Context: an optimization exercise on an open-source flow, tuned for small area. The choices shown serve that exercise and are no tape-out recipe.
Not every run is shown, and edits may drop behaviour that the tests do not exercise.
No functional check of the RTL was part of any run shown here.

Run 1, signal wires on met1:
Bar = 100 um.
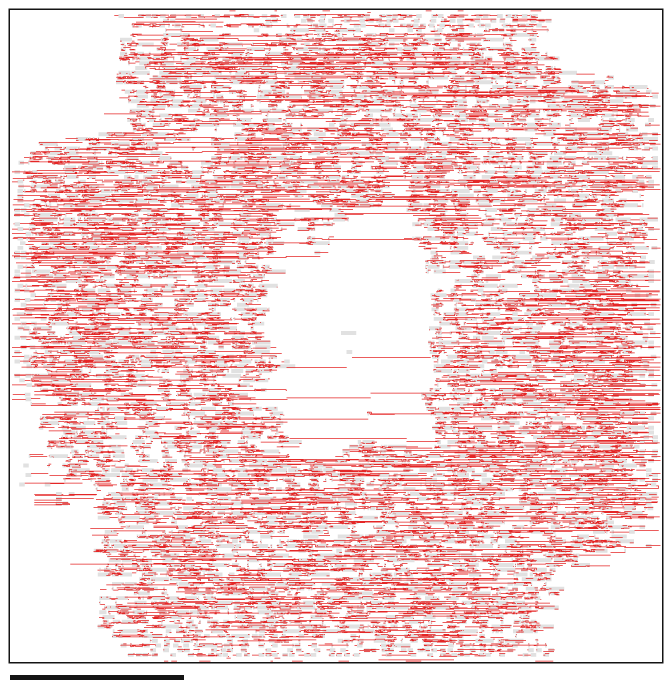
Run 1, signal wires on met2:
Bar = 100 um.
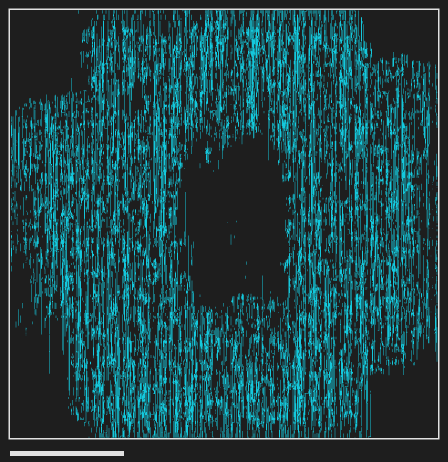
Run 1, metal 3:
Bar = 100 um.
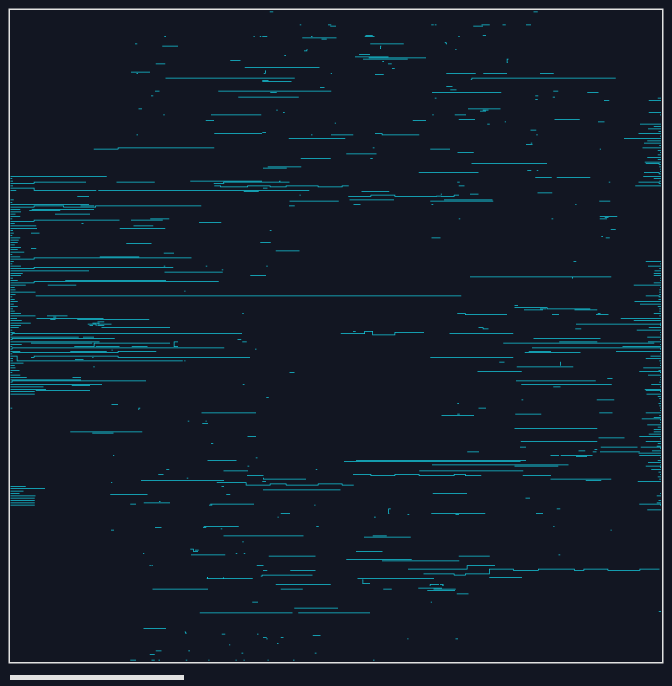
$ cat flow/config.mk
export PLATFORM = sky130hd
export DESIGN_NAME = top_module
export DESIGN_NICKNAME = top_module
export VERILOG_FILES = /design/flow/design.v
export SDC_FILE = /design/flow/constraint.sdc
export NUM_CORES = 4
export LEC_CHECK = 0
export CAP_MARGIN = 20
export CORE_MARGIN = 2
export CORE_UTILIZATION = 40
export SLEW_MARGIN = 20
$ cat flow/constraint.sdc
create_clock -name core_clock -period 5.0 [get_ports {clk}]
set_input_delay 1.0000 -clock core_clock [delete_from_list [all_inputs] [get_ports {clk}]]
set_output_delay 1.0000 -clock core_clock [all_outputs]
set_load 0.01 [all_outputs]
$ cat flow/design.v
module top_module(
    input clk,
    input load,
    input [255:0] data,
    output logic [255:0] q ); 
    logic [15:0][15:0] q_next, q_2d; 
    logic [255:0]q_1d;
    always @(posedge clk)begin
        if(load)begin
            q <= data;
        end
        else if(~load)begin
            q <= q_1d;
        end
    end
    always_comb begin  
    for(int k=0; k<16; k=k+1)begin
        for(int m=0; m<16; m=m+1)begin
            q_2d[k][m] = q[k*16 + m];
        end
    end
        for(int i=0; i<16; i=i+1)begin
            for(int j=0; j<16; j++)begin
                int j_left, j_right, i_down, i_up;
                int count;
                j_left = (j + 4'b1111) & 4'b1111;
                j_right = (j + 4'b0001) & 4'b1111;
                i_down = (i + 4'b0001) & 4'b1111;
                i_up = (i + 4'b1111) & 4'b1111;
                count = q_2d[i_up][j] + q_2d[i_up][j_right] + q_2d[i][j_right] + q_2d[i_down][j_right] +
                        q_2d[i_down][j] + q_2d[i_down][j_left] + q_2d[i][j_left] + q_2d[i_up][j_left];
                case(count)
                    0: q_next[i][j] = 0;
                    1: q_next[i][j] = 0;
                    2: q_next[i][j] = q_2d[i][j];
                    3: q_next[i][j] = 1;
                    default: q_next[i][j] = 0;
                endcase 
            end 
        end
        for(int i=0; i<16; i=i+1)begin
            for(int j=0; j<16; j=j+1)begin
                q_1d[i*16 + j] = q_next[i][j];
            end
        end
    end
endmodule
$ cat flow/run.sh
#!/bin/bash
# synth_recipe.tcl (not shown) runs the flow's synth.tcl, then flattens the netlist and writes it again
# the make line also repeats each setting of config.mk as NAME=value (left out here)
make -C /OpenROAD-flow-scripts/flow DESIGN_CONFIG=/design/flow/config.mk WORK_HOME=/design/flow/orfs CLKGATE_MAP_FILE= SYNTH_SCRIPT=/design/flow/synth_recipe.tcl finish
==> results.toml, run 1 <==
[outcome]
outcome = "timing/DRC/antenna clean"

[detailed_routing]
drt-initial-drc-count = 2178
ant_nets = 0
dr.pass1.iters = 5
drc = 0
via_per_inst = 5.105
highest_layer = "met4"
drt-total-wl_um = 157800
m1WireLength_um = 67810

[worst_hold_path]
worstHoldStart = "q[212]"
holdCritPathClass = "reg2reg"

[sta]
worstMarginPinSlew_ps = 865.4
hold_viol_final = 0
setup_viol = 0
rsz0062_at_grt = "false"
period_share_pct = 82.27
fmax_mhz = 243.1
tns_ps = 0
skew_ps = 10.94
holdWs_ps = 779.4
relSlewSlack_pct = 42.31

[worst_setup_path]
worstRegToRegCells = 10
cp.required_ps = 5340
arrival_ps = 4460
startpoint_type = "flop"
r2r_end = "q[66]"
cp_max_fo = 8
crit_type = "reg2reg"

[cells_and_area]
stdcell_count = 7781
largest_register_ff_count = 256
seqCellArea_mm2 = 0.007687
drive_gt1_share_pct = 2.138
final_common_cell = "inv_1"
fillCellCount = 13029
area_growth_pct = 15.02
design_area_mm2 = 0.06323
top_regs = "q x256"
layout.nets = 8008
regMostFlops = "q"
multiInputGateArea_mm2 = 0.04188
final_cell_mix = "inv_1 (1279), fa_1 (1023), ha_1 (768), clkdlybuf4s50_1 (512), nand2_1 (508)"

[die]
rows = 136
die_h_um = 374.7
initial_core_util_pct = 40.13

[cts]
path_clk_slew_ps = 60
cts_resized = 0
cts_tree = "done"
post_cts_buffers = 0
root_buffer = "clkbuf_16"
cts-hold-fix-buffers = 0
cts_sinks = 256
cts_buffer_depth = 3

[synthesis]
syn_area_mm2 = 0.05497
syn_nets = 7506
ys_seq_area_share_pct = 13.98
synth.distinct_cells = 22
yosysWarnings = 1
syn_inst = 5457

[placed_design]
globalplace.congestion = 0.8617
placed_area_mm2 = 0.06199
hpwlAfterDp_um = 133700
place_inst = 7706

[global_routing]
track_usage_pct = 22.99
grt_max_degree = 130
first_global_vias = 41869
antenna_found_initial = 1
overflow = 0
-- 'signal wires on met1' (at the start) --
nets with wire on the layer: 7726
longest straight run: 118 um

-- 'signal wires on met2' (at the start) --
main direction: vertical
longest straight run: 103 um
wire length on this layer: 75.7 mm

-- 'metal 3' (at the start) --
longest straight run: 244 um
wire length on this layer: 8360 um
nets with wire on the layer: 467
main direction: horizontal
share of all routed wire: 5.3%

## run 1: synth_stat cells
cell | count | area share, %
inv_1 | 1279 | 8.7
or2_2 | 3 | 0.034
o31ai_1 | 202 | 2.8
nand3b_1 | 3 | 0.041
clkbuf_1 | 13 | 0.089
a21o_1 | 3 | 0.041
o31ai_2 | 50 | 1.1
ha_1 | 768 | 17
buf_2 | 34 | 0.31
edfxtp_1 | 256 | 14
a21oi_1 | 506 | 4.6
nor2_1 | 254 | 1.7
or4b_1 | 253 | 4.6
buf_6 | 27 | 0.55
nand3_1 | 1 | 0.0091
buf_4 | 11 | 0.15
nor2b_1 | 3 | 0.034
fa_1 | 1023 | 37
and2_1 | 253 | 2.9
nand2_1 | 508 | 3.5
a32o_1 | 3 | 0.055
o21ai_0 | 4 | 0.036
## run 1: worst max-delay path: stages, from the launching register on
cell and delay, ps:
edfxtp_1 460, inv_1 540, fa_1 550, fa_1 460, fa_1 510, inv_1 50
ha_1 200, fa_1 380, nor2_1 90, a21oi_1 60, or4b_1 530
## run 1: cell type report
class	count	share of cell area, %
multi-input combinational	3837	66.23
sequential	256	12.16
timing repair buffer	540	8.509
clock inverter	13	0.08113
antenna	1	0.003958
inverter	1279	7.593
clock buffer	61	1.876
tap	1794	3.550
## run 1: cells by family after synthesis
group	synth area share, %
flip-flops	13.98
buffers and inverters	9.835
AO/OA/AOI/OAI	8.636
adder cells (fa/ha/maj)	54.74
AND/OR/NAND/NOR	12.81
## run 1: metal layers
metal,GRT usage (%),vias up
met1,30.25,19966
li1,-,18680
met2,38.53,855
met4,7.692,0
met3,3.719,224
met5,0,-
## run 1: how the worst max path moves through the flow
stage	start	end	slack [ps]	cells after the start
2_1_floorplan	q[192]	q[193]	1330	10
3_3_place_gp	q[183]	q[199]	810	10
3_5_place_dp	q[183]	q[199]	830	10
4_1_cts	q[183]	q[199]	810	10
5_1_grt	q[183]	q[199]	650	10
6_report	q[65]	q[66]	890	10
==> run 2, diff against run 1 <==
==> flow/design.v (replaced) <==
module fa3(input a, input b, input c, output s, output co);
    assign s = a ^ b ^ c;
    assign co = (a & b) | (a & c) | (b & c);
endmodule
module ha2(input a, input b, output s, output co);
    assign s = a ^ b;
    assign co = a & b;
endmodule
module pairsum(input x0, input x1, input y0, input y1, output a0, output a1, output a2);
    wire c;
    ha2 h(.a(x0), .b(y0), .s(a0), .co(c));
    fa3 f(.a(x1), .b(y1), .c(c), .s(a1), .co(a2));
endmodule
module life_rule(input a0, input a1, input a2, input v0, input v1,
                 input self, input load, input d, output nq);
    wire t0, c, u1, u2;
    ha2 h(.a(a0), .b(v0), .s(t0), .co(c));
    fa3 f(.a(a1), .b(v1), .c(c), .s(u1), .co(u2));
    wire alive = (t0 & u1 & ~u2 & ~a2) | (self & ~t0 & ~u1 & (u2 ^ a2));
    assign nq = load ? d : alive;
endmodule
module top_module(
    input clk,
    input load,
    input [255:0] data,
    output reg [255:0] q );
    wire [255:0] v0, v1, nxt;
    wire [127:0] a0, a1, a2;
    genvar i, j;
    generate
        for (i = 0; i < 16; i = i + 1) begin : row
            for (j = 0; j < 16; j = j + 1) begin : col
                fa3 vs(.a(q[((i+15)%16)*16 + j]), .b(q[i*16 + j]), .c(q[((i+1)%16)*16 + j]),
                       .s(v0[i*16+j]), .co(v1[i*16+j]));
            end
            for (j = 0; j < 16; j = j + 2) begin : pr
                pairsum ps(.x0(v0[i*16+j]), .x1(v1[i*16+j]), .y0(v0[i*16+j+1]), .y1(v1[i*16+j+1]),
                           .a0(a0[i*8+j/2]), .a1(a1[i*8+j/2]), .a2(a2[i*8+j/2]));
                life_rule re(.a0(a0[i*8+j/2]), .a1(a1[i*8+j/2]), .a2(a2[i*8+j/2]),
                             .v0(v0[i*16+(j+15)%16]), .v1(v1[i*16+(j+15)%16]),
                             .self(q[i*16+j]), .load(load), .d(data[i*16+j]), .nq(nxt[i*16+j]));
                life_rule ro(.a0(a0[i*8+j/2]), .a1(a1[i*8+j/2]), .a2(a2[i*8+j/2]),
                             .v0(v0[i*16+(j+2)%16]), .v1(v1[i*16+(j+2)%16]),
                             .self(q[i*16+j+1]), .load(load), .d(data[i*16+j+1]), .nq(nxt[i*16+j+1]));
            end
        end
    endgenerate
    always @(posedge clk)
        q <= nxt;
endmodule
--- a/flow/config.mk
+++ b/flow/config.mk
@@ -9,3 +9,4 @@
 export CORE_MARGIN = 2
 export CORE_UTILIZATION = 40
 export SLEW_MARGIN = 20
+export SYNTH_HIERARCHICAL = 1
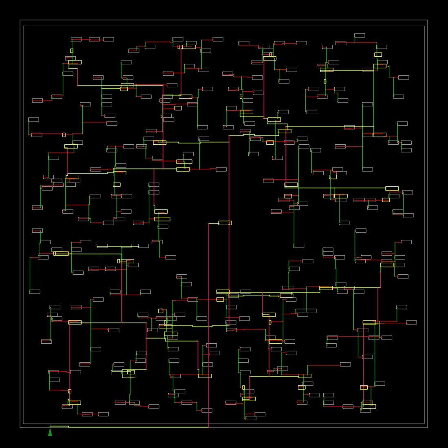
Run 2: clock routing
CTS sink cnt: 256
Seq cells: 256
total CTS buffers: 38
CLK BUF: 60

==> results.toml, run 2 <==
[outcome]
outcome = "timing/DRC/antenna clean"

[cells_and_area]
multiInputGateArea_mm2 = 0.02755
layout.nets = 4914
design_area_mm2 = 0.04050
final_common_cell = "fa_1"
top_regs = "q x256"
final_cell_mix = "fa_1 (640), nor2_1 (512), clkdlybuf4s50_1 (512), ha_1 (384)"
seqCellArea_mm2 = 0.005125
area_growth_pct = 23.95
stdcell_count = 4722
drive_gt1_share_pct = 1.777

[global_routing]
track_usage_pct = 24.82
overflow = 0
grt_max_degree = 153
first_global_vias = 26630
antenna_found_initial = 6

[sta]
period_share_pct = 58.71
hold_viol_final = 0
setup_viol = 0
fmax_mhz = 340.7
relSlewSlack_pct = 43.62
tns_ps = 0

[synthesis]
yosysMostFrequentCell = "fa_1"
ys_seq_area_share_pct = 15.69
synth_edf_count = 0
syn_nets = 4354
netlist.area_leader.share_pct = 39.22
syn_inst = 3072
ys_async_sr_fraction_pct = 0
syn_area_mm2 = 0.03267
synth_area_leaders = "fa_1 (39%), dfxtp_1 (16%), ha_1 (15%)"

[worst_setup_path]
arrival_ps = 3420
startpoint_type = "flop"
cp.required_ps = 5490
path_common_cell = "fa_1"

[worst_hold_path]
holdCritPathClass = "reg2reg"
worstHoldStart = "q[18]"

[placed_design]
globalplace.congestion = 0.9049
hpwlAfterDp_um = 87850
place_inst = 4652

[cts]
path_clk_slew_ps = 60
cts-hold-fix-buffers = 0
cts_tree = "done"
cts_resized = 0

[die]
die_h_um = 289.8
rows = 104

[detailed_routing]
drc = 0
drt-initial-drc-count = 1448
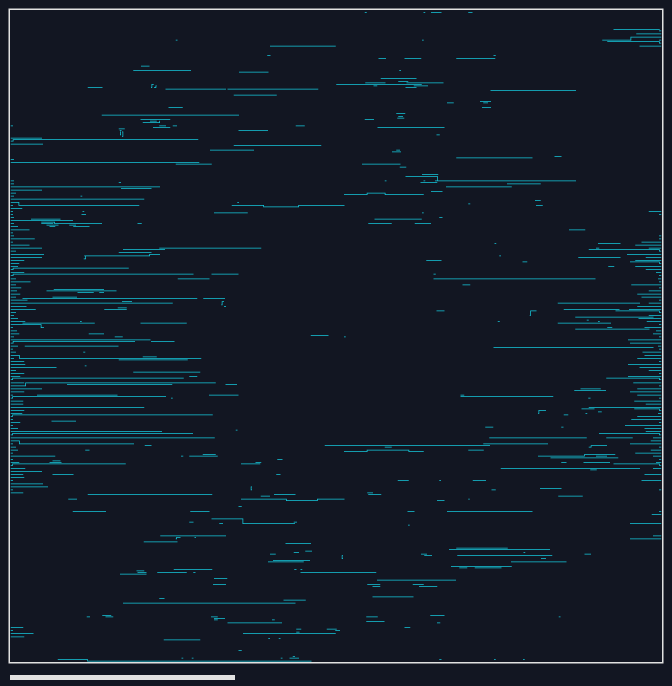
Run 2: metal 3
Bar = 100 um.
share of all routed wire: 6.2%
wire length on this layer: 6330 um
nets with wire on the layer: 411
longest straight run: 99.4 um
via count: 25456
wirelength, routed: 102700 um
met3 GRT Util: 4.639%

run 2: worst max-delay path, delay by kind of cell, from the launching register on:
family | cells | cell delay [ps]
adders and majority gates | 4 | 1820
AOI/OAI and AO/OA | 1 | 180
and+or+nand+nor | 2 | 200
DFF | 1 | 650
run 2: modules after synthesis (local to each module, per instance), a selection:
module      flops+latches  cells
top_module            256    256
fa3                     0      1
life_rule               0      7
ha2                     0      1
run 2: metrics by stage:
stage | setup WS, ps | hold slack, ps
4_1_cts | 2082 | 615.1
6_report | 2065 | 606.3
3_5_place_dp | 2108 | 603.7
5_1_grt | 1908 | 639.0
3_3_place_gp | 2110 | 596.3
2_1_floorplan | 2459 | 576.3
run 2: cell families (layout without fill, tap and decap cells):
family                     count (synthesis)  count (layout)  synth area share (%)
AOI/OAI and AO/OA                        512             512                 8.824
xor gates and xnor gates                 256             256                 6.863
adders and majority gates               1024            1024                 53.92
buffers and inverters                      0             586                     0
DFF                                      256             256                 15.69
other                                      0               4                     0
and+or+nand+nor                         1024            1024                 14.71
run 2: final cells by class:
cell class | instances | area share, %
Clock buffer | 60 | 2.901
Clock inverter | 6 | 0.2070
Sequential cell | 256 | 12.66
Antenna cell | 4 | 0.02472
Timing Repair Buffer | 520 | 12.91
Multi-Input combinational cell | 2816 | 68.02
Tap cell | 1060 | 3.275
run 2: layer usage:
layer | vias to the layer above | GRT usage [%]
met4 | 4 | 7.128
met2 | 721 | 40.95
met5 | - | 0
met3 | 132 | 4.639
met1 | 12650 | 33.35
li1 | 11949 | -
run 2: worst max-delay path by stage:
stage	start	endpoint	slack, ps	depth (start not counted)
after detailed placement	q[105]	q[88]	2110	7
after floorplan	q[16]	q[0]	2460	7
after global routing	q[105]	q[88]	1910	7
after global placement	q[112]	q[96]	2110	7
after CTS	q[105]	q[88]	2080	7
final	q[105]	q[88]	2060	7
==> run 3, diff against run 2 <==
==> flow/flow/run.sh (new file) <==
#!/bin/bash
# Standard layout, but the port buffers use the smallest buffer cell.
export BUFFER_PORTS_ARGS="-buffer_cell sky130_fd_sc_hd__buf_1"
bash standard.sh > standard.log 2>&1
==> flow/standard.sh (new file) <==
#!/bin/bash
# synth_recipe.tcl (not shown) runs the flow's synth.tcl, then flattens the netlist and writes it again
# the make line also repeats each setting of config.mk as NAME=value (left out here)
make -C /OpenROAD-flow-scripts/flow DESIGN_CONFIG=/design/flow/config.mk WORK_HOME=/design/flow/orfs CLKGATE_MAP_FILE= SYNTH_SCRIPT=/design/flow/synth_recipe.tcl "${@:-finish}"
--- a/flow/config.mk
+++ b/flow/config.mk
@@ -8,5 +8,6 @@
 export CAP_MARGIN = 20
 export CORE_MARGIN = 2
 export CORE_UTILIZATION = 40
+export CTS_BUF_LIST = sky130_fd_sc_hd__clkbuf_4
 export SLEW_MARGIN = 20
 export SYNTH_HIERARCHICAL = 1
removed: flow/run.sh
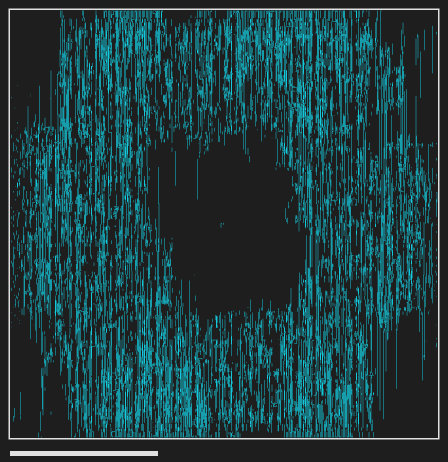
Run 3: signal wires on met2
Bar = 100 um.
longest straight run: 99.3 um
nets with wire on the layer: 4308
main direction: vertical

==> results.toml, run 3 <==
[cts]
cts_resized = 0
post_cts_buffers = 0
cts-hold-fix-buffers = 0
cts_buffers = 90
root_buffer = "clkbuf_4"
clk_latency_ps = 890
cts_tree = "done"
htree_levels = 3
cts_buffer_depth = 3
path_clk_slew_ps = 70
cts_sinks = 256

[worst_setup_path]
startpoint_type = "flop"
end_kind = "flop"
r2r_slack_ps = 2070
cp_max_fo = 5
crit_type = "reg2reg"
arrival_ps = 3720
cp.required_ps = 5790

[cells_and_area]
drive_gt1_share_pct = 4.129
regMostFlops = "q"
design_area_mm2 = 0.03721
top_regs = "q x256"
stdcell_count = 4826
largest_register_ff_count = 256
final_common_cell = "fa_1"
area_growth_pct = 13.89
final_cell_mix = "fa_1 (640), nor2_1 (512), buf_1 (512), ha_1 (384)"
layout.nets = 4972

[sta]
worstMarginPinSlew_ps = 660.1
hold_viol_final = 0
setup_viol = 0
relSlewSlack_pct = 55.99
rsz0062_at_grt = "false"
fin_crit_ps = 2934
skew_ps = 33.68
period_share_pct = 58.68
fmax_mhz = 340.8
tns_ps = 0
drv_slew = 0

[global_routing]
grt_first_pass_wirelength_um = 155500
antenna_found_initial = 11
grt_max_degree = 106
overflow = 0
first_global_vias = 26871

[synthesis]
netlist.area_leader.share_pct = 39.22
synth_common_cells = "fa_1 (640), nor2_1 (512), ha_1 (384)"
yosysMostFrequentCell = "fa_1"
synth_area_leaders = "fa_1 (39%), dfxtp_1 (16%), ha_1 (15%)"
syn_inst = 3072
synth.distinct_cells = 9
ys.flop_type = "dfxtp_1"
yosysWarnings = 7
synth_seq_cells = 256
syn_nets = 4354
syn_area_per_cell_um2 = 10.64
yosys.area.top_type = "fa_1"
synth_edf_count = 0
ys_seq_area_share_pct = 15.69
syn_area_mm2 = 0.03267
ys_async_sr_fraction_pct = 0

[die]
initial_core_util_pct = 40.50
rows = 104
die_w_um = 289.8
die_area_mm2 = 0.08398
pin_count = 514
core_region_area_mm2 = 0.08068
die_h_um = 289.8

[detailed_routing]
drc = 0
ant_nets = 0
vias = 26224
via_per_inst = 5.434
drt-initial-drc-count = 1402
drt-total-wl_um = 102200
dr.pass1.iters = 8

[placed_design]
globalplace.congestion = 0.9112
place.port_buffers = 513
place_inst = 4658
hpwlAfterDp_um = 87480
placed_area_mm2 = 0.03607

[worst_hold_path]
holdCritPathClass = "in2reg"

[outcome]
outcome = "timing/DRC/antenna clean"

[run]
cap_violations = 0
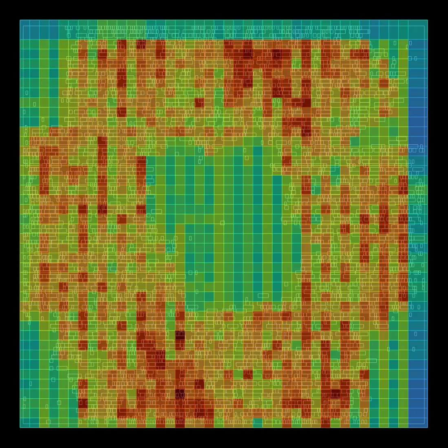
Run 3: routing congestion map
total track usage: 24.49%
met2 Use GR: 39.90%
met3 GRT Util: 5.487%
Routed WL per cell: 21.17 um
Post-Route Utilization: 46.12%

## run 3: final cells by class
type	count	area, um^2
Fill cell	7865	43470
Antenna cell	12	30.03
Sequential cell	256	5125
Tap cell	1060	1326
Clock buffer	138	1036
Clock inverter	18	68.82
Timing Repair Buffer	526	2077
Multi-Input combinational cell	2816	27550
## run 3: through the flow
step                hold WS (ps)  setup slack [ps]
floorplan                  576.3              2459
global placement           574.1              2141
detailed placement         600.2              2103
CTS                        226.2              2058
global route               262.1              1936
finish                     338.6              2066
## run 3: cell families (layout without fill, tap and decap cells)
kind of cell | after synthesis | after routing | synth area share [%]
AND/OR/NAND/NOR | 1024 | 1024 | 14.71
flip-flops | 256 | 256 | 15.69
adder cells (fa/ha/maj) | 1024 | 1024 | 53.92
other | 0 | 12 | 0
XOR/XNOR | 256 | 256 | 6.863
buffers and inverters | 0 | 682 | 0
AO/OA/AOI/OAI | 512 | 512 | 8.824
## run 3: per-module statistics from Yosys, one instance, submodules excluded, excerpt
module	times used	flops+latches	area, um^2
top_module	1	256	5125
fa3	640	0	20.02
ha2	384	0	12.51
life_rule	256	0	38.79
## run 3: path summary, 6_finish.rpt
kind	from	endpoint	cells after the start
hold / removal	data[195]	q[195]	3
setup / recovery	q[112]	q[97]	7
setup reg to reg	q[112]	q[97]	7
hold reg to reg	q[80]	q[80]	2
## run 3: metal layers
layer	up-vias	routed length, um	global-route usage [%]
met5	-	26	0
met4	4	3440	9.192
met3	185	7763	5.487
met2	877	48390	39.90
met1	13038	42540	31.87
li1	12120	-	-
## run 3: worst max-delay path: stages, from the launching register on
cell,delay [ps]
dfxtp_1,640
fa_1,580
ha_1,240
fa_1,510
fa_1,540
nor2_1,120
nand3_1,80
a21oi_1,150

[re-timing with driven ports]
How much do the figures lean on ideal ports? The routed layouts below were timed once more, with nothing changed but the port constraints. Step 1 sets driving cells, clkbuf_16 on the clock port and buf_2 on the other inputs (assumed; they add their load-dependent delay and slew). Step 2 adds t to the input delays and takes it off the output delays; t is the mean of the earliest and latest rising clock arrival at the registers after step 1. Input paths then give back, and output paths get back, about the clock's delay inside the block. a / b / c = ideal / step 1 / step 2; a / b = the first two.
| run | t, ns | setup slack, ns | hold WS [ns] | worst data-port slew with drivers (ns) | cell pins on the clock port's net |
|---|---|---|---|---|---|
| run 1 | 0.688 | 0.886 / 0.886 / 0.886 | 0.779 / 0.779 / 0.779 | 0.09 | 1 |
| run 2 | 0.616 | 2.065 / 2.065 / 2.065 | 0.606 / 0.606 / 0.606 | 0.12 | 1 |
| run 3 | 0.923 | 2.066 / 2.066 / 2.066 | 0.339 / 0.304 / 0.601 | 0.16 | 1 |
After both steps setup and hold are still met in every run listed.
